Source: an optimization exercise on an open RTL-to-GDS flow (aim: small area). Production flows keep margins and buffers that such runs may drop. Only simulation tests tie the RTL to the original design; equivalence was not proved. Some runs may be left out. An edit can pass the tests and still lose a function that they never use. Power is estimated from default activity; no workload was simulated.

--- flow/design.v: outline only ---
// module font_rom: 3984 lines
// module score_ram: 84 lines
// module pacman_rom: 2357 lines
// module items_rom: 1292 lines
// module ghost_rom: 546 lines
// module nib_res: 22 lines
// module palette: 21 lines
// module circle_rom: 536 lines
// module sprite_hit: 15 lines
// module pixel_renderer: 118 lines
module pixel_renderer (
	input  logic        clk,
	input  logic [9:0]  draw_x, draw_y,
	input  logic        blank,
	input  logic        maze_px,
	input  logic [9:0]  pac_x, pac_y,
	input  logic [3:0]  pac_dir_x, pac_dir_y,
	input  logic [9:0]  rg_x, rg_y,
	input  logic [9:0]  og_x, og_y,
	input  logic [9:0]  bg_x, bg_y,
	input  logic [9:0]  score,
	input  logic [3:0]  fruits,
	input  logic [7:0]  lives,
	input  logic [31:0] timer,
	input  logic [31:0] dots_left,
	input  logic        win, lose,
	output logic [7:0]  red, green, blue
);
  // ...
==> flow/flow/run.sh <==
#!/bin/bash
# Layout flow: the standard synthesis, then the combinational logic is re-mapped with a
# stronger ABC script (flow/deep.abc, by flow/reopt.sh; flip-flops are kept exactly as the
# standard synthesis made them), then the standard layout from that netlist, with every
# port buffered by the smallest buffer cell (sky130_fd_sc_hd__buf_1).
set -euo pipefail
R=orfs/results/${FLOW_PLATFORM}/pixel_renderer/base
bash standard.sh synth > synth.log 2>&1
cp $R/1_2_yosys.v std_1_2_yosys.v
bash flow/reopt.sh std_1_2_yosys.v reopt_1_2_yosys.v flow/deep.abc reopt.log
cp reopt_1_2_yosys.v $R/1_2_yosys.v
rm -f $R/1_synth.odb $R/1_synth.sdc
export BUFFER_PORTS_ARGS="-buffer_cell sky130_fd_sc_hd__buf_1"
bash standard.sh > layout.log 2>&1
==> flow/flow/deep.abc <==
strash
dc2
&get -n; &deepsyn -T 1500; &put
dch -f
map -a
mfs2 -a
strash
dch -f
map -a
mfs2 -a
strash
dch -f
map -a
topo
==> flow/flow/reopt.sh <==
#!/bin/bash
# reopt.sh IN.v OUT.v ABC_SCRIPT LOG
# Re-maps the combinational logic of a sky130hd gate netlist with the ABC script given.
# Flip-flop instances (names, cell types, connections) are kept unchanged.
set -euo pipefail
IN=$(realpath $1); OUT=$2; SCR=$(realpath $3); LOG=$4
LIB=${FLOW_HOME:-/OpenROAD-flow-scripts/flow}/platforms/sky130hd/lib/sky130_fd_sc_hd__tt_025C_1v80.lib
TOP=${FLOW_TOP:-pixel_renderer}
KEEP=$(grep -o 'sky130_fd_sc_hd__[a-z0-9_]*' $IN | sort -u | grep -E 'sky130_fd_sc_hd__(e?dfx|dfr|dfs|dfb|sdf|sedf|dl|conb)' | tr '\n' ' ')
cat > reopt.ys <<EOT
read_liberty -ignore_miss_func $LIB
read_verilog $IN
hierarchy -top $TOP
setattr -mod -set keep_hierarchy 1 $KEEP
flatten
opt_clean
abc -liberty $LIB -dont_use sky130_fd_sc_hd__lpflow_bleeder_1 -dont_use sky130_fd_sc_hd__lpflow_clkbufkapwr_1 -dont_use sky130_fd_sc_hd__lpflow_clkbufkapwr_16 -dont_use sky130_fd_sc_hd__lpflow_clkbufkapwr_2 -dont_use sky130_fd_sc_hd__lpflow_clkbufkapwr_4 -dont_use sky130_fd_sc_hd__lpflow_clkbufkapwr_8 -dont_use sky130_fd_sc_hd__lpflow_clkinvkapwr_1 -dont_use sky130_fd_sc_hd__lpflow_clkinvkapwr_16 -dont_use sky130_fd_sc_hd__lpflow_clkinvkapwr_2 -dont_use sky130_fd_sc_hd__lpflow_clkinvkapwr_4 -dont_use sky130_fd_sc_hd__lpflow_clkinvkapwr_8 -dont_use sky130_fd_sc_hd__lpflow_decapkapwr_12 -dont_use sky130_fd_sc_hd__lpflow_decapkapwr_3 -dont_use sky130_fd_sc_hd__lpflow_decapkapwr_4 -dont_use sky130_fd_sc_hd__lpflow_decapkapwr_6 -dont_use sky130_fd_sc_hd__lpflow_decapkapwr_8 -dont_use sky130_fd_sc_hd__lpflow_inputiso0n_1 -dont_use sky130_fd_sc_hd__lpflow_inputiso0p_1 -dont_use sky130_fd_sc_hd__lpflow_inputiso1n_1 -dont_use sky130_fd_sc_hd__lpflow_inputiso1p_1 -dont_use sky130_fd_sc_hd__lpflow_inputisolatch_1 -dont_use sky130_fd_sc_hd__lpflow_isobufsrc_1 -dont_use sky130_fd_sc_hd__lpflow_isobufsrc_16 -dont_use sky130_fd_sc_hd__lpflow_isobufsrc_2 -dont_use sky130_fd_sc_hd__lpflow_isobufsrc_4 -dont_use sky130_fd_sc_hd__lpflow_isobufsrc_8 -dont_use sky130_fd_sc_hd__lpflow_isobufsrckapwr_16 -dont_use sky130_fd_sc_hd__lpflow_lsbuf_lh_hl_isowell_tap_1 -dont_use sky130_fd_sc_hd__lpflow_lsbuf_lh_hl_isowell_tap_2 -dont_use sky130_fd_sc_hd__lpflow_lsbuf_lh_hl_isowell_tap_4 -dont_use sky130_fd_sc_hd__lpflow_lsbuf_lh_isowell_4 -dont_use sky130_fd_sc_hd__lpflow_lsbuf_lh_isowell_tap_1 -dont_use sky130_fd_sc_hd__lpflow_lsbuf_lh_isowell_tap_2 -dont_use sky130_fd_sc_hd__lpflow_lsbuf_lh_isowell_tap_4 -dont_use sky130_fd_sc_hd__probe_p_8 -dont_use sky130_fd_sc_hd__probec_p_8  -script $SCR $TOP
opt_clean -purge
hilomap -singleton -hicell sky130_fd_sc_hd__conb_1 HI -locell sky130_fd_sc_hd__conb_1 LO
insbuf -buf sky130_fd_sc_hd__buf_4 A X
opt_clean -purge
rename -enumerate -pattern ro_% w:\$* c:\$*
select -module $TOP
stat -liberty $LIB
write_verilog -noattr -nohex -nodec -selected reopt_out.v
EOT
yosys -s reopt.ys > $LOG 2>&1
# keep only the top module
awk -v top="$TOP" '/^module /{keep=($2==top || index($2, top"(")==1)} keep' reopt_out.v > $OUT
==> flow/standard.sh <==
#!/bin/bash
# synth_recipe.tcl (not shown) runs the flow's synth.tcl, then flattens the netlist and writes it again
# the make line also repeats each setting of config.mk as NAME=value (left out here)
make -C /OpenROAD-flow-scripts/flow DESIGN_CONFIG=/design/flow/config.mk WORK_HOME=/design/flow/orfs CLKGATE_MAP_FILE= SYNTH_SCRIPT=/design/flow/synth_recipe.tcl "${@:-finish}"
==> flow/config.mk <==
export PLATFORM = sky130hd
export DESIGN_NAME = pixel_renderer
export DESIGN_NICKNAME = pixel_renderer
export VERILOG_FILES = /design/flow/design.v
export SDC_FILE = /design/flow/constraint.sdc
export NUM_CORES = 4
export LEC_CHECK = 0
export ABC_AREA = 1
export CAP_MARGIN = 0
export CORE_MARGIN = 2
export CORE_UTILIZATION = 40
export PLACE_DENSITY = 0.6
export SLEW_MARGIN = 0
export SYNTH_MEMORY_MAX_BITS = 1048576
==> flow/constraint.sdc <==
create_clock -name core_clock -period 25.0 [get_ports {clk}]
set_input_delay 5.0000 -clock core_clock [delete_from_list [all_inputs] [get_ports {clk}]]
set_output_delay 5.0000 -clock core_clock [all_outputs]
set_load 0.01 [all_outputs]
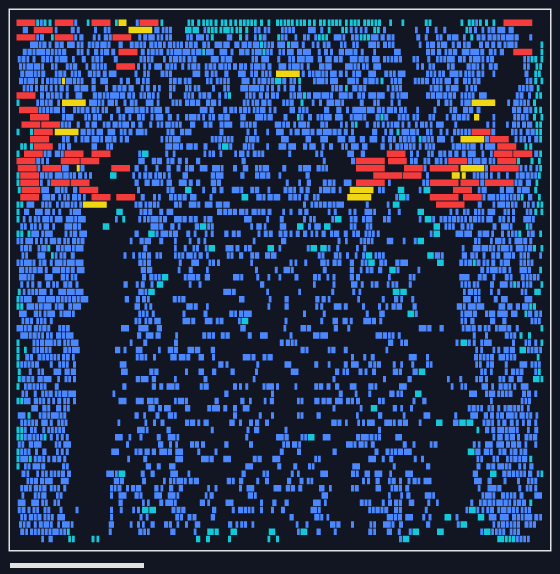
Figure 1: run 1, placement by cell class.
Scale bar: 50 microns.
Key: cyan = other buffers and delay cells [cells 291]; red = flip-flops [cells 62]; yellow = clock drivers and dummy loads [cells 16]; blue = all other logic [cells 2955]
Finished Core Util: 46.4%
Core Box Area: 0.0386 sq mm
fin area: 0.0179 sq mm

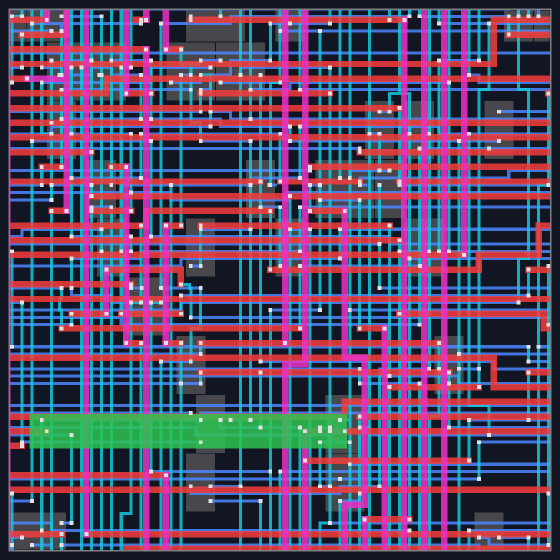
Figure 2: run 1, close-up of the layout.
Window x 88 to 113, y 88 to 113 microns. Cells in grey, sequential cells in the stronger grey; small squares are vias.
Key: red = met3; cyan = met2; green = met5; magenta = met4; blue = met1
Sequential cells in the window: 0. 30 logic cells have their middle in the window. Most frequent: nor2_1 (8), clkinv_1 (6), a21oi_1 (5).

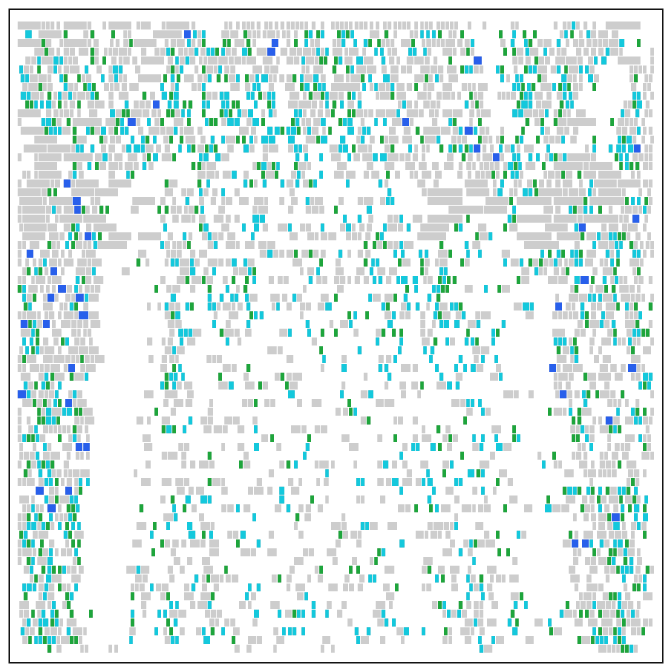
Figure 3: run 1, selected gate families.
Key: blue = AND and OR gates [cells 42, most used or2_2]; green = inverters [cells 514, most used clkinv_1, where widely spread]; cyan = NOR gates [cells 783, most used nor2_1, where widely spread]

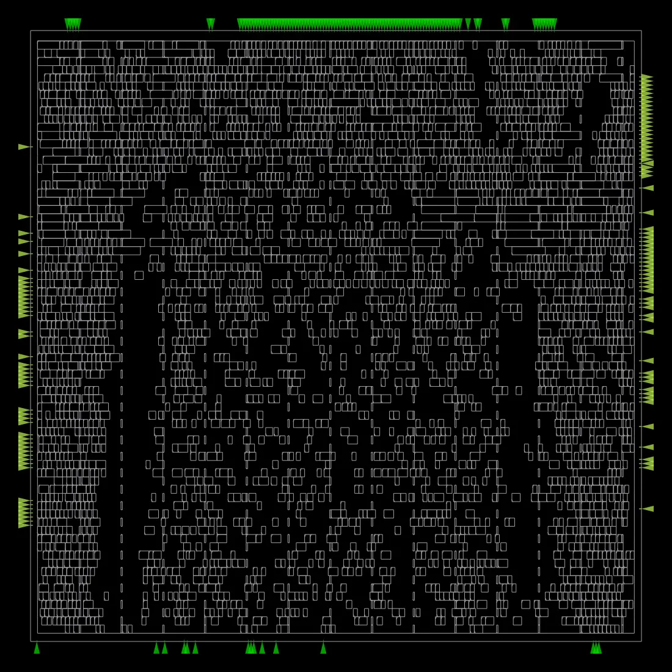
Figure 4: run 1, cell outlines without signal wires.
Non-Filler Instances: 3845
sequential cell area share: 7.53%

==> reports/metrics.yaml, run 1 <==
p_int_uw: 464
cpPeakStageDelay_ns: 0.95
clk_pin_slew_ns: 0.05
rsz0062_at_grt: "false"
seqCellArea_sq_mm: 0.00135
viasPerCell: 6.43
grt_overflow: 0
powerComb_uw: 853
p_clk_share_pct: 11.0
num_rows: 72
ctsLongestPathBuffers: 2
top_layer: "met5"
hold_viol_final: 0
outcome: "timing/DRC/antenna clean"
multi_input_area_share_pct: 68.9
die_h_microns: 202
critPathSlowestCell: "a2111oi_2"
nNonClkBuffers: 291
htreeDepth: 3
place_ws_ns: 11.62
route.met3.wl_microns: 15100
drt-initial-drc-count: 4221
drv_slew: 0
met1_usage_pct: 56.0
reg2reg_setup_slack_ns: 19.65
wl_met1_microns: 36700
fin_tns_setup_ns: 0
path_buf_inv: 12
drive_gt1_share_pct: 4.42
fmax_mhz: 73.1
grt_pass1_vias: 22418
insertion_delay_ns: 0.36
first_pass_iters: 7
nWellTaps: 518
==> run 1 -> run 2 <==
--- a/flow/flow/run.sh
+++ b/flow/flow/run.sh
@@ -3,4 +3,3 @@
 # stronger ABC script (flow/deep.abc, by flow/reopt.sh; flip-flops are kept exactly as the
-# standard synthesis made them), then the standard layout from that netlist, with every
-# port buffered by the smallest buffer cell (sky130_fd_sc_hd__buf_1).
+# standard synthesis made them), then the standard layout from that netlist.
 set -euo pipefail
@@ -12,3 +11,2 @@
 rm -f $R/1_synth.odb $R/1_synth.sdc
-export BUFFER_PORTS_ARGS="-buffer_cell sky130_fd_sc_hd__buf_1"
 bash standard.sh > layout.log 2>&1
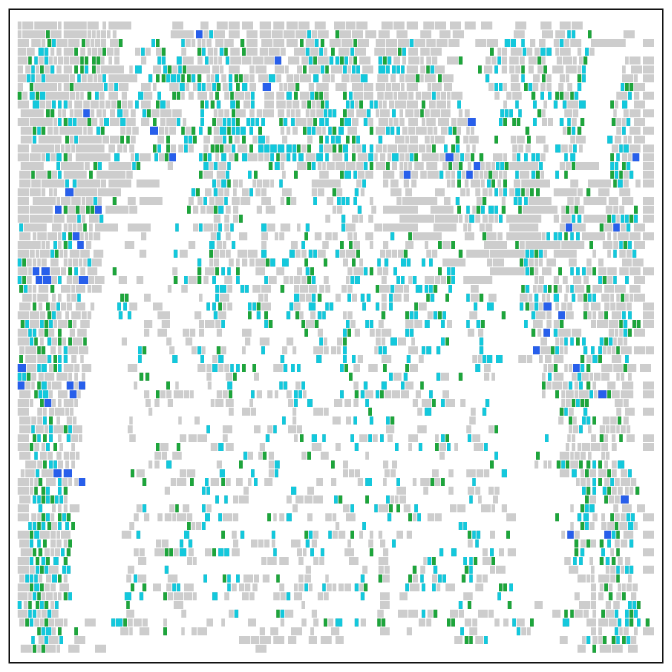
Figure 5: run 2, selected gate families.
Key: blue = AND and OR gates [cells 42, most used or2_2]; cyan = NOR gates [cells 783, most used nor2_1, where widely spread]; green = inverters [cells 514, most used clkinv_1, where widely spread]
commonest non-fill, non-tap cell in the layout: nor2_1
fraction of area in multi-input gates: 64.0%

==> reports/metrics.yaml, run 2 <==
first_pass_iters: 28  # +21
powerComb_uw: 924  # +8.3%
drive_gt1_share_pct: 4.25  # -0.17 points
track_usage_pct: 50.4
switching_share_pct: 57.9
grt_overflow: 0  # unchanged
outcome: "timing/DRC/antenna clean"
route.met3.wl_microns: 17100  # +13%
ant_nets: 0
setup_viol: 0
die-area_sq_mm: 0.0408
cts_hold_buf: 0
top_layer: "met5"
multi_input_comb_cells: 2441
htreeDepth: 3  # unchanged
ctsResizeCount: 0
cpPeakStageDelay_ns: 0.84  # -0.11 ns
nNonClkBuffers: 284  # -2.4%
clk_pin_slew_ns: 0.06  # about the same
hpwl_microns: 80700
seq_share_pct: 7.00  # -0.53 points
die_h_microns: 202  # unchanged
viasPerCell: 6.87  # +7.0%
final_core_util_pct: 50.0  # +3.5 points
seqCellArea_sq_mm: 0.00135  # unchanged
reg2reg_depth: 24
core_area_sq_mm: 0.0386  # unchanged
drt-initial-drc-count: 5310  # +26%
p_clk_share_pct: 11.5  # +0.5 points
reg2reg_setup_slack_ns: 19.24  # -0.41 ns
final_area_sq_mm: 0.0193  # +7.6%
path_buf_inv: 11  # -1
critPathSlowestCell: "o21ai_0"
numCtsBuffers: 9
insertion_delay_ns: 0.36  # about the same
rsz0062_at_grt: "false"
grt_pass1_vias: 24692  # +10%
fmax_mhz: 68.6  # -6.2%
p_int_uw: 499  # +7.5%
met1_usage_pct: 55.9  # -0.15 points
diodes: 8
p_clk_uw: 136
ctsLongestPathBuffers: 2  # unchanged
place_ws_ns: 11.03  # -0.590 ns
hold_viol_final: 0  # unchanged
fin_tns_setup_ns: 0  # unchanged
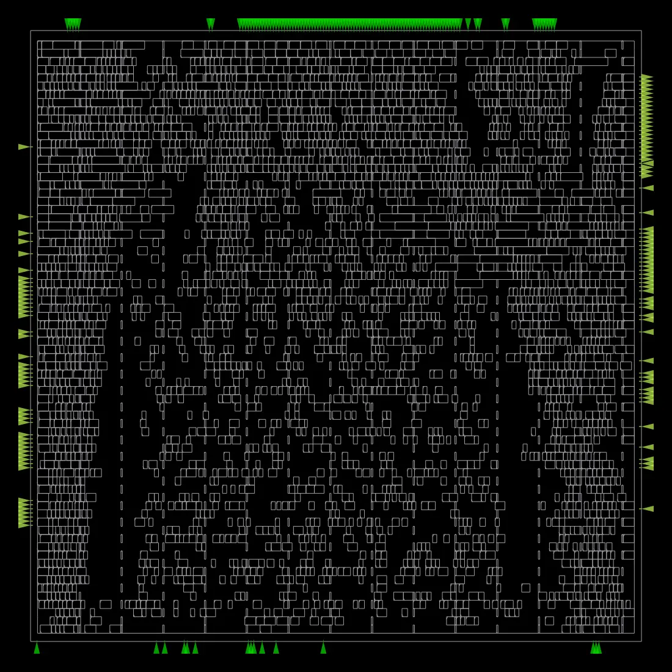
Figure 6: run 2, cell outlines without signal wires.
tap cells: 518
num rows: 72
final-layout fill cell count: 3907
seq_cells: 62

==> run 2 -> run 3 <==
--- a/flow/design.v
+++ b/flow/design.v
@@ -8912,17 +8912,60 @@
 	items_rom ir(.a({box, draw_x[4:0], draw_y[4:0]}), .d(it_px));
-	logic [0:31][9:0] DX, DY;
-	assign DX = {10'd90, 10'd175, 10'd220, 10'd307, 10'd18, 10'd90, 10'd307, 10'd379,
-		10'd18, 10'd135, 10'd258, 10'd379, 10'd90, 10'd307, 10'd90, 10'd307, 10'd90, 10'd307, 10'd90, 10'd307,
-		10'd18, 10'd135, 10'd262, 10'd379, 10'd18, 10'd135, 10'd258, 10'd379, 10'd85, 10'd175, 10'd220, 10'd302};
-	assign DY = {10'd20, 10'd20, 10'd20, 10'd20, 10'd48, 10'd48, 10'd48, 10'd48,
-		10'd120, 10'd120, 10'd120, 10'd120, 10'd148, 10'd148, 10'd186, 10'd186, 10'd228, 10'd228, 10'd258, 10'd258,
-		10'd292, 10'd292, 10'd292, 10'd292, 10'd380, 10'd380, 10'd380, 10'd380, 10'd423, 10'd423, 10'd423, 10'd423};
+	logic [10:0] dix, dex;
+	logic [9:0] diy, dey;
+	assign dix[0] = draw_x >= 10'd18 && draw_x <= 10'd23;  assign dex[0] = draw_x == 10'd18 || draw_x == 10'd23;
+	assign dix[1] = draw_x >= 10'd85 && draw_x <= 10'd90;  assign dex[1] = draw_x == 10'd85 || draw_x == 10'd90;
+	assign dix[2] = draw_x >= 10'd90 && draw_x <= 10'd95;  assign dex[2] = draw_x == 10'd90 || draw_x == 10'd95;
+	assign dix[3] = draw_x >= 10'd135 && draw_x <= 10'd140;  assign dex[3] = draw_x == 10'd135 || draw_x == 10'd140;
+	assign dix[4] = draw_x >= 10'd175 && draw_x <= 10'd180;  assign dex[4] = draw_x == 10'd175 || draw_x == 10'd180;
+	assign dix[5] = draw_x >= 10'd220 && draw_x <= 10'd225;  assign dex[5] = draw_x == 10'd220 || draw_x == 10'd225;
+	assign dix[6] = draw_x >= 10'd258 && draw_x <= 10'd263;  assign dex[6] = draw_x == 10'd258 || draw_x == 10'd263;
+	assign dix[7] = draw_x >= 10'd262 && draw_x <= 10'd267;  assign dex[7] = draw_x == 10'd262 || draw_x == 10'd267;
+	assign dix[8] = draw_x >= 10'd302 && draw_x <= 10'd307;  assign dex[8] = draw_x == 10'd302 || draw_x == 10'd307;
+	assign dix[9] = draw_x >= 10'd307 && draw_x <= 10'd312;  assign dex[9] = draw_x == 10'd307 || draw_x == 10'd312;
+	assign dix[10] = draw_x >= 10'd379 && draw_x <= 10'd384;  assign dex[10] = draw_x == 10'd379 || draw_x == 10'd384;
+	assign diy[0] = draw_y >= 10'd20 && draw_y <= 10'd25;  assign dey[0] = draw_y == 10'd20 || draw_y == 10'd25;
+	assign diy[1] = draw_y >= 10'd48 && draw_y <= 10'd53;  assign dey[1] = draw_y == 10'd48 || draw_y == 10'd53;
+	assign diy[2] = draw_y >= 10'd120 && draw_y <= 10'd125;  assign dey[2] = draw_y == 10'd120 || draw_y == 10'd125;
+	assign diy[3] = draw_y >= 10'd148 && draw_y <= 10'd153;  assign dey[3] = draw_y == 10'd148 || draw_y == 10'd153;
+	assign diy[4] = draw_y >= 10'd186 && draw_y <= 10'd191;  assign dey[4] = draw_y == 10'd186 || draw_y == 10'd191;
+	assign diy[5] = draw_y >= 10'd228 && draw_y <= 10'd233;  assign dey[5] = draw_y == 10'd228 || draw_y == 10'd233;
+	assign diy[6] = draw_y >= 10'd258 && draw_y <= 10'd263;  assign dey[6] = draw_y == 10'd258 || draw_y == 10'd263;
+	assign diy[7] = draw_y >= 10'd292 && draw_y <= 10'd297;  assign dey[7] = draw_y == 10'd292 || draw_y == 10'd297;
+	assign diy[8] = draw_y >= 10'd380 && draw_y <= 10'd385;  assign dey[8] = draw_y == 10'd380 || draw_y == 10'd385;
+	assign diy[9] = draw_y >= 10'd423 && draw_y <= 10'd428;  assign dey[9] = draw_y == 10'd423 || draw_y == 10'd428;
+	logic [31:0] dot_hit;
+	assign dot_hit[0] = !dots_left[0] && dix[2] && diy[0] && !(dex[2] && dey[0]);
+	assign dot_hit[1] = !dots_left[1] && dix[4] && diy[0] && !(dex[4] && dey[0]);
+	assign dot_hit[2] = !dots_left[2] && dix[5] && diy[0] && !(dex[5] && dey[0]);
+	assign dot_hit[3] = !dots_left[3] && dix[9] && diy[0] && !(dex[9] && dey[0]);
+	assign dot_hit[4] = !dots_left[4] && dix[0] && diy[1] && !(dex[0] && dey[1]);
+	assign dot_hit[5] = !dots_left[5] && dix[2] && diy[1] && !(dex[2] && dey[1]);
+	assign dot_hit[6] = !dots_left[6] && dix[9] && diy[1] && !(dex[9] && dey[1]);
+	assign dot_hit[7] = !dots_left[7] && dix[10] && diy[1] && !(dex[10] && dey[1]);
+	assign dot_hit[8] = !dots_left[8] && dix[0] && diy[2] && !(dex[0] && dey[2]);
+	assign dot_hit[9] = !dots_left[9] && dix[3] && diy[2] && !(dex[3] && dey[2]);
+	assign dot_hit[10] = !dots_left[10] && dix[6] && diy[2] && !(dex[6] && dey[2]);
+	assign dot_hit[11] = !dots_left[11] && dix[10] && diy[2] && !(dex[10] && dey[2]);
+	assign dot_hit[12] = !dots_left[12] && dix[2] && diy[3] && !(dex[2] && dey[3]);
+	assign dot_hit[13] = !dots_left[13] && dix[9] && diy[3] && !(dex[9] && dey[3]);
+	assign dot_hit[14] = !dots_left[14] && dix[2] && diy[4] && !(dex[2] && dey[4]);
+	assign dot_hit[15] = !dots_left[15] && dix[9] && diy[4] && !(dex[9] && dey[4]);
+	assign dot_hit[16] = !dots_left[16] && dix[2] && diy[5] && !(dex[2] && dey[5]);
+	assign dot_hit[17] = !dots_left[17] && dix[9] && diy[5] && !(dex[9] && dey[5]);
+	assign dot_hit[18] = !dots_left[18] && dix[2] && diy[6] && !(dex[2] && dey[6]);
+	assign dot_hit[19] = !dots_left[19] && dix[9] && diy[6] && !(dex[9] && dey[6]);
+	assign dot_hit[20] = !dots_left[20] && dix[0] && diy[7] && !(dex[0] && dey[7]);
+	assign dot_hit[21] = !dots_left[21] && dix[3] && diy[7] && !(dex[3] && dey[7]);
+	assign dot_hit[22] = !dots_left[22] && dix[7] && diy[7] && !(dex[7] && dey[7]);
+	assign dot_hit[23] = !dots_left[23] && dix[10] && diy[7] && !(dex[10] && dey[7]);
+	assign dot_hit[24] = !dots_left[24] && dix[0] && diy[8] && !(dex[0] && dey[8]);
+	assign dot_hit[25] = !dots_left[25] && dix[3] && diy[8] && !(dex[3] && dey[8]);
+	assign dot_hit[26] = !dots_left[26] && dix[6] && diy[8] && !(dex[6] && dey[8]);
+	assign dot_hit[27] = !dots_left[27] && dix[10] && diy[8] && !(dex[10] && dey[8]);
+	assign dot_hit[28] = !dots_left[28] && dix[1] && diy[9] && !(dex[1] && dey[9]);
+	assign dot_hit[29] = !dots_left[29] && dix[4] && diy[9] && !(dex[4] && dey[9]);
+	assign dot_hit[30] = !dots_left[30] && dix[5] && diy[9] && !(dex[5] && dey[9]);
+	assign dot_hit[31] = !dots_left[31] && dix[8] && diy[9] && !(dex[8] && dey[9]);
 	logic dot_on;
-	always_comb begin
-		dot_on = 1'b0;
-		for (int i = 0; i < 32; i++)
-			if (!dots_left[i] && draw_x >= DX[i] && draw_x <= DX[i] + 10'd5 && draw_y >= DY[i] && draw_y <= DY[i] + 10'd5
-			    && !((draw_x == DX[i] || draw_x == DX[i] + 10'd5) && (draw_y == DY[i] || draw_y == DY[i] + 10'd5)))
-				dot_on = 1'b1;
-	end
+	assign dot_on = |dot_hit;
 	logic [6:0] chr;
--- a/flow/flow/run.sh
+++ b/flow/flow/run.sh
@@ -3,3 +3,4 @@
 # stronger ABC script (flow/deep.abc, by flow/reopt.sh; flip-flops are kept exactly as the
-# standard synthesis made them), then the standard layout from that netlist.
+# standard synthesis made them), then the standard layout from that netlist, with every
+# port buffered by the smallest buffer cell (sky130_fd_sc_hd__buf_1).
 set -euo pipefail
@@ -11,2 +12,3 @@
 rm -f $R/1_synth.odb $R/1_synth.sdc
+export BUFFER_PORTS_ARGS="-buffer_cell sky130_fd_sc_hd__buf_1"
 bash standard.sh > layout.log 2>&1
==> flow/flow/deep.abc (replaced) <==
strash
dc2
&get -n; &deepsyn -T 1800; &put
dch -f
map -a
mfs2 -a
strash
dch -f
map -a
mfs2 -a
strash
dch -f
map -a
topo
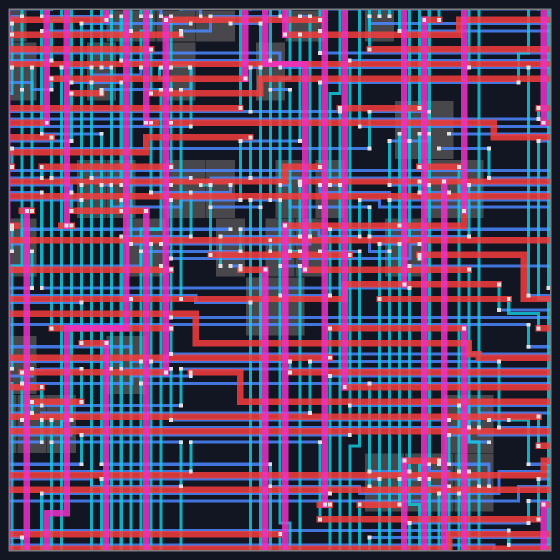
Figure 7: run 3, close-up of the layout.
Window x 88 to 113, y 88 to 113 microns. Cells in grey, sequential cells in the stronger grey; small squares are vias.

==> reports/metrics.yaml, run 3 <==
outcome: "timing/DRC/antenna clean"
nNonClkBuffers: 294  # +3.5%
die-area_sq_mm: 0.0406  # -0.39%
cts_hold_buf: 0  # unchanged
final_core_util_pct: 46.5  # -3.5 points
critPathSlowestCell: "clkinv_1"
ctsResizeCount: 0  # unchanged
core_area_sq_mm: 0.0386  # -0.23%
ctsLongestPathBuffers: 2  # unchanged
track_usage_pct: 48.5  # -1.8 points
reg2reg_depth: 19  # -21%
htreeDepth: 3  # unchanged
numCtsBuffers: 9  # unchanged
num_rows: 72  # unchanged
route.met3.wl_microns: 16600  # -2.9%
switching_share_pct: 57.3  # -0.56 points
fmax_mhz: 75.0  # +9.3%
multi_input_area_share_pct: 68.4  # +4.3 points
seq_share_pct: 7.54  # +0.55 points
final_area_sq_mm: 0.0179  # -7.3%
hpwl_microns: 78800  # -2.3%
rsz0062_at_grt: "false"
powerComb_uw: 858  # -7.1%
mostFrequentLayoutCell: "nor2_1"
drt-initial-drc-count: 4492  # -15%
p_clk_share_pct: 11.9  # +0.4 points
multi_input_comb_cells: 2451  # +0.41%
path_buf_inv: 11  # unchanged
place_ws_ns: 11.88  # +0.852 ns
clk_pin_slew_ns: 0.06  # about the same
drive_gt1_share_pct: 4.45  # +0.20 points
reg2reg_setup_slack_ns: 18.99  # -0.25 ns
first_pass_iters: 11  # -61%
grt_pass1_vias: 22330  # -9.6%
fillers: 4319  # +11%
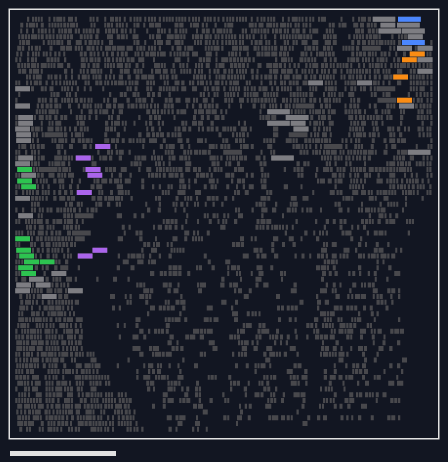
Figure 8: run 3, where the registers sit.
Scale bar: 50 microns. Other sequential cells in the stronger grey, the rest of the logic in the fainter grey.
Key: orange = idx [placed flops 4, where upper right]; purple = sr.chr [placed flops 7, where middle left]; green = sr.sc_q [placed flops 10, where middle left]; blue = p_bg [placed flops 2]
Another 39 sequential cells are not coloured.

==> run 4: too many edits to list; what changed since run 3 <==
flow/design.v: 9018 -> 16085 lines; modules unchanged: 0
  pixel_renderer: edited, 161 -> 16085 lines
  removed: font_rom, score_ram, pacman_rom, items_rom, ghost_rom, nib_res, palette, circle_rom, sprite_hit
==> flow/run.sh (new file) <==
#!/bin/bash
# synth_recipe.tcl (not shown) runs the flow's synth.tcl, then flattens the netlist and writes it again
# the make line also repeats each setting of config.mk as NAME=value (left out here)
make -C /OpenROAD-flow-scripts/flow DESIGN_CONFIG=/design/flow/config.mk WORK_HOME=/design/flow/orfs CLKGATE_MAP_FILE= SYNTH_SCRIPT=/design/flow/synth_recipe.tcl finish
--- a/flow/config.mk
+++ b/flow/config.mk
@@ -7,8 +7,8 @@
 export LEC_CHECK = 0
 export ABC_AREA = 1
-export CAP_MARGIN = 0
+export CAP_MARGIN = 20
 export CORE_MARGIN = 2
 export CORE_UTILIZATION = 40
 export PLACE_DENSITY = 0.6
-export SLEW_MARGIN = 0
+export SLEW_MARGIN = 20
 export SYNTH_MEMORY_MAX_BITS = 1048576
removed: flow/flow/run.sh
removed: flow/flow/deep.abc
removed: flow/flow/reopt.sh
removed: flow/standard.sh
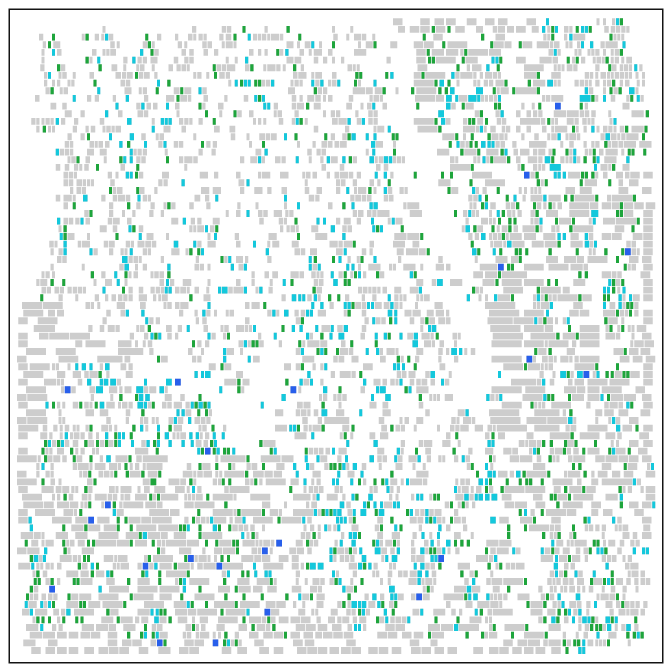
Figure 9: run 4, selected gate families.
Key: cyan = NOR gates [cells 590, most used nor2_1, where widely spread]; green = inverters [cells 666, most used inv_1, where widely spread]; blue = AND and OR gates [cells 23, most used or2_2]

==> reports/metrics.yaml, run 4 <==
outcome: "timing/DRC/antenna clean"
multi_input_area_share_pct: 68.2  # -0.21 points
multi_input_comb_cells: 2805  # +14%
switching_share_pct: 57.9  # +0.53 points
die-area_sq_mm: 0.0535  # +32%
path_buf_inv: 10  # -1
synth_area_leader_cell: "nand2_1"
mostFrequentLayoutCell: "nand2_1"
multi_input_area_sq_mm: 0.0163
portBuffers: 221
place_ws_ns: 12.11  # +0.233 ns
rsz0062_at_grt: "false"
ys_seq_area_share_pct: 6.54
cp-end-kind: "register"
wl_met1_microns: 45300
ctsLongestPathBuffers: 2  # unchanged
powerComb_mw: 1.42  # +66%
p_clk_share_pct: 7.8  # -4.1 points
core_area_sq_mm: 0.0512  # +33%
yosys-top-cells-area: "nand2_1, inv_1, ha_1"
hpwl_microns: 89800  # +14%
fillers: 5707  # +32%
grt_pass1_vias: 26313  # +18%
cts_hold_buf: 0  # unchanged
reg2reg_depth: 33  # +14
grt_overflow: 0
dominant_cells: "multi-input gates"
reg2reg_setup_slack_ns: 20.78  # +1.79 ns
nNonClkBuffers: 274  # -6.8%
route.met3.wl_microns: 15800  # -4.6%
first_pass_iters: 9  # -2
grt_pass1_wl_microns: 170000
finalPower_mw: 1.68
hold_path.class: "register to register"
async_flop_share_pct: 0
p_clk_uw: 131
htreeDepth: 3  # unchanged
track_usage_pct: 42.6  # -5.9 points
drive_gt1_share_pct: 3.95  # -0.50 points
drc: 0
drt-initial-drc-count: 4463  # -0.65%
final_area_sq_mm: 0.0239  # +34%
critPathSlowestCell: "fa_1"
cts_tree: "built"
fmax_mhz: 79.1  # +5.4%
tightest_slew_ns: 1.08
ctsResizeCount: 0  # unchanged
yosys_warnings: 1
grt-busiest-layer: "met2"
num_rows: 83  # +15%
clk_pin_slew_ns: 0.05  # about the same
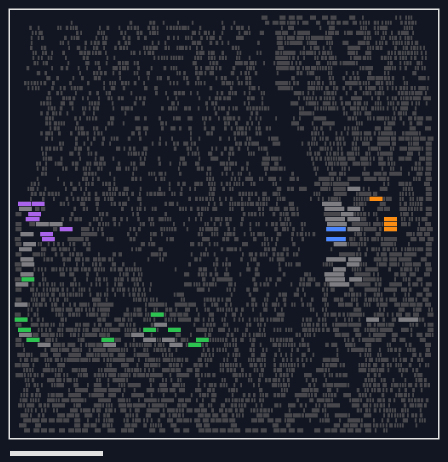
Figure 10: run 4, where the registers sit.
Scale bar: 50 microns. Other sequential cells in the stronger grey, the rest of the logic in the fainter grey.
sequential cell area share: 5.65%
sequential cell area: 0.00135 sq mm
seq pwr: 132 uW
Finished Core Util: 46.7%

## Run 5: large edit since run 4, in outline
flow/design.v: 16085 -> 13804 lines; modules unchanged: 0
  pixel_renderer: edited, 16085 -> 13804 lines
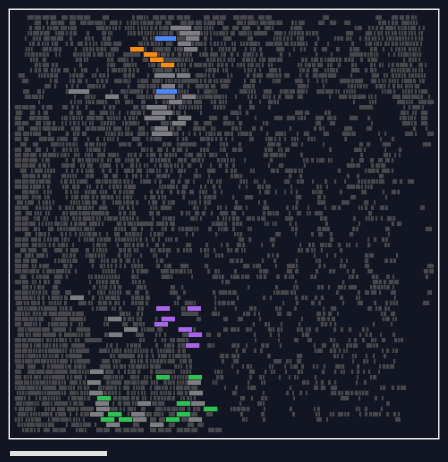
Figure 11: run 5, where the registers sit.
Scale bar: 50 microns. Other sequential cells in the stronger grey, the rest of the logic in the fainter grey.
sequential cell area: 0.00135 sq mm
seq pwr: 128 uW
sequential cell area share: 6.17%
Finished Core Util: 47.2%

==> reports/metrics.yaml, run 5 <==
outcome: "timing/DRC/antenna clean"
grt-busiest-layer: "met2"
critPathSlowestCell: "fa_1"
portBuffers: 221  # unchanged
fmax_mhz: 79.6  # +0.63%
mostFrequentLayoutCell: "nand2_1"
wl_met1_microns: 42100  # -6.9%
dominant_cells: "multi-input gates"
powerComb_mw: 1.12  # -21%
route.met3.wl_microns: 15500  # -2.1%
reg2reg_setup_slack_ns: 19.32  # -1.46 ns
floorplan.initialDensity_pct: 40.3
switching_share_pct: 58.0  # +0.14 points
grt_overflow: 0  # unchanged
yosys_warnings: 1  # unchanged
async_flop_share_pct: 0  # unchanged
cp-end-kind: "register"
multi_input_area_sq_mm: 0.0147  # -10%
cts_tree: "built"
nNonClkBuffers: 277  # +1.1%
path_buf_inv: 11  # +1
track_usage_pct: 45.5  # +2.9 points
cts_hold_buf: 0  # unchanged
first_pass_iters: 10  # +1
yosys-top-cells-area: "ha_1, nand2_1, inv_1"
fillers: 4764  # -17%
ctsLongestPathBuffers: 2  # unchanged
rsz0062_at_grt: "false"
multi_input_comb_cells: 2486  # -11%
hpwl_microns: 86300  # -3.8%
grt_pass1_wl_microns: 161000  # -5.1%
p_clk_share_pct: 8.8  # +1.0 points
drt-initial-drc-count: 4096  # -8.2%
drc: 0  # unchanged
tightest_slew_ns: 1.29  # +0.208 ns
ctsResizeCount: 0  # unchanged
ys_seq_area_share_pct: 7.24  # +0.70 points
grt_pass1_vias: 24591  # -6.5%
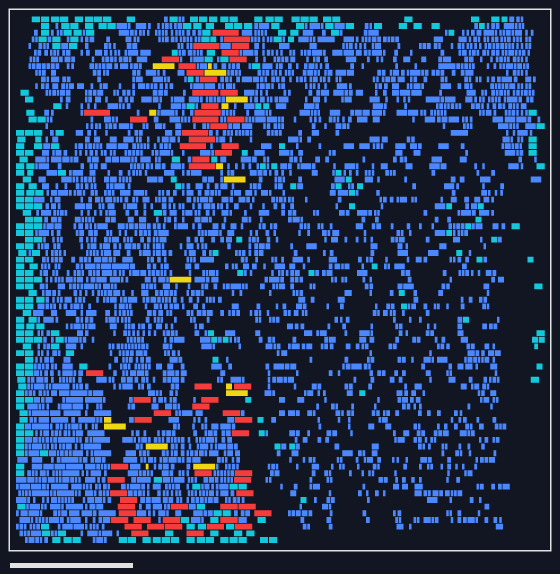
Figure 12: run 5, placement by cell class.
Scale bar: 50 microns.
fin area: 0.0219 sq mm
Core Box Area: 0.0464 sq mm
num rows: 79


==> layout pictures side by side <==
Placement by cell class.
Scale bar: 50 microns.
image #1
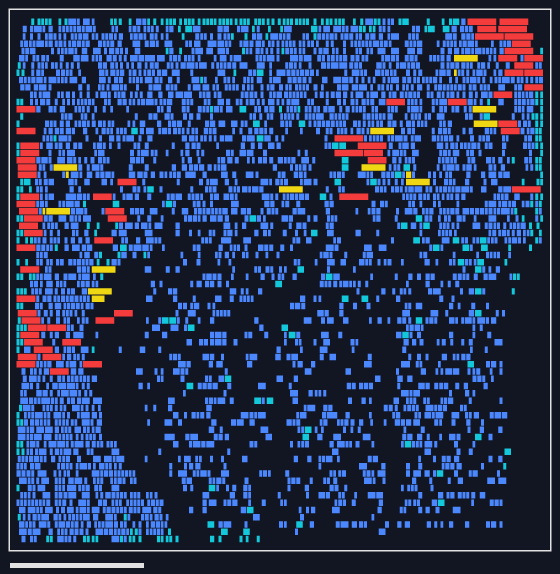
image #2
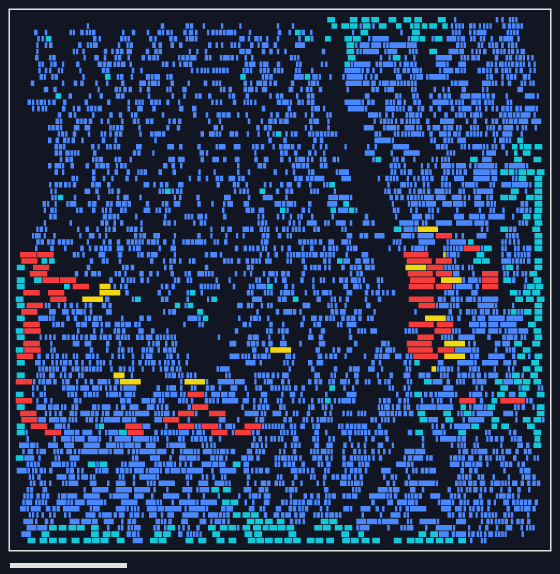
image #3
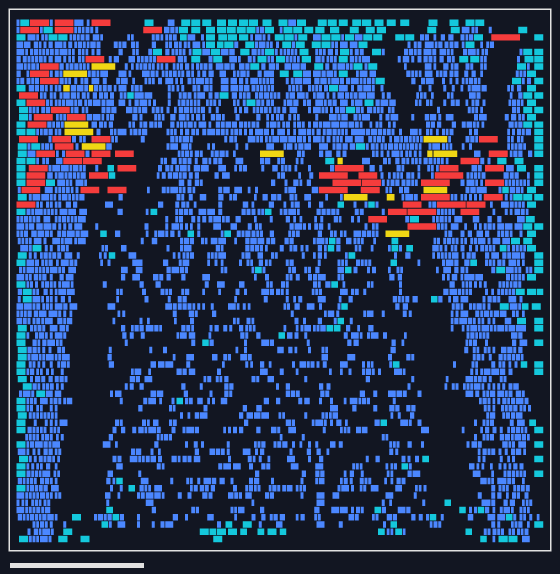
Of these, largest die: image #2
| from | picture |
|---|---|
| run 3 | image #1 |
| run 2 | image #3 |
| run 4 | image #2 |


==> notes/layouts.md <==
Pictures saved along the way, in no particular order.

Close-up of the layout.
shot_01.png
Window x 103 to 128, y 103 to 128 microns. Cells in grey, sequential cells in the stronger grey; small squares are vias.
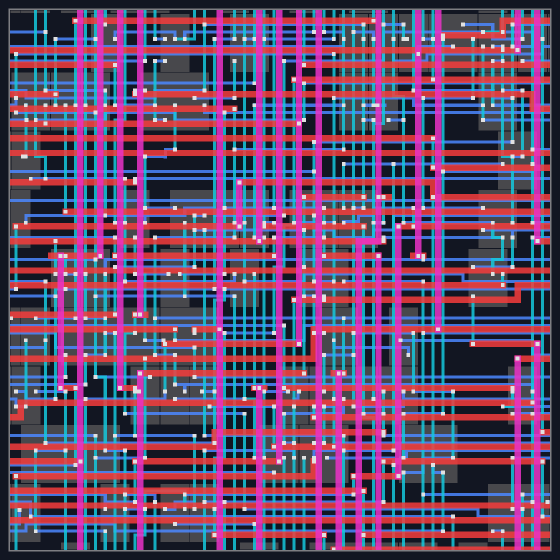
shot_02.png
Window x 98 to 123, y 98 to 123 microns. Cells in grey, sequential cells in the stronger grey; small squares are vias.
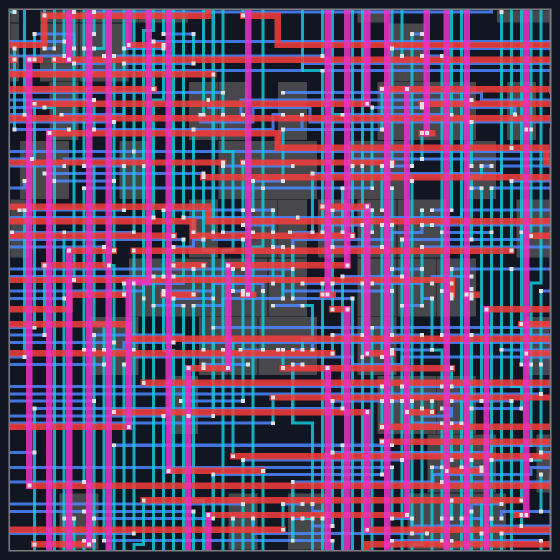
shot_03.png
Window x 88 to 113, y 88 to 113 microns. Cells in grey, sequential cells in the stronger grey; small squares are vias.
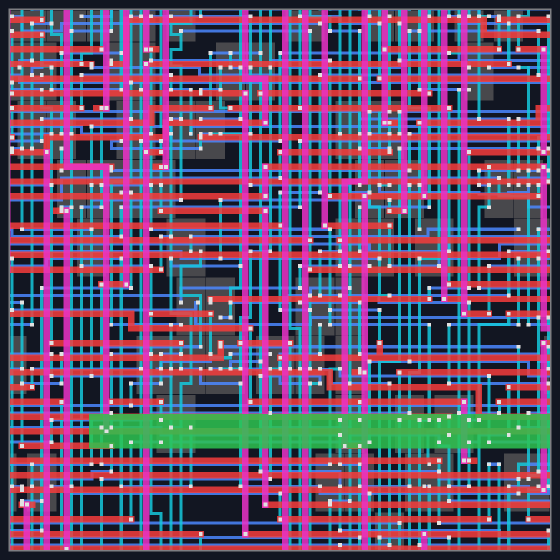
shot_03.png: run 2
shot_02.png: run 5
shot_01.png: run 4

Key to shot_01.png:
Key: blue = met1; red = met3; cyan = met2; magenta = met4
53 logic cells have their middle in the window. Sequential cells in the window: 0. Most frequent: nor2_1 (16), inv_1 (9).

-- port drivers added, routing unchanged --
How much do the figures lean on ideal ports? The routed layouts below were timed once more, with nothing changed but the port constraints.
Step 1 (the two cells are an assumption about what drives the block):
set clk [get_ports {clk}]
set_driving_cell -lib_cell sky130_fd_sc_hd__clkbuf_16 $clk
set_driving_cell -lib_cell sky130_fd_sc_hd__buf_2 [delete_from_list [all_inputs] $clk]
Step 2 also shifts input and output timing later by t, the mid clock arrival at the registers, as if the neighbouring blocks saw the same clock.
Three values: ideal ports, drivers, drivers and shift; two values: the first two.
| run | t, ns | setup WS [ns] | clock arrival spread, ns |
|---|---|---|---|
| run 1 | 0.402 | 11.326 / 11.351 / 10.949 | 0.011 / 0.012 |
| run 2 | 0.400 | 10.429 / 10.450 / 10.050 | 0.016 / 0.016 |
| run 3 | 0.409 | 11.666 / 11.697 / 11.287 | 0.008 / 0.009 |
| run 4 | 0.411 | 12.354 / 12.393 / 11.982 | 0.006 / 0.006 |
| run 5 | 0.405 | 12.433 / 12.450 / 12.044 | 0.009 / 0.009 |
After both steps every run listed still meets setup and hold. The setup slack of run 5, which loses most, moves by +0.017 ns with the drivers and by -0.389 ns with both steps.
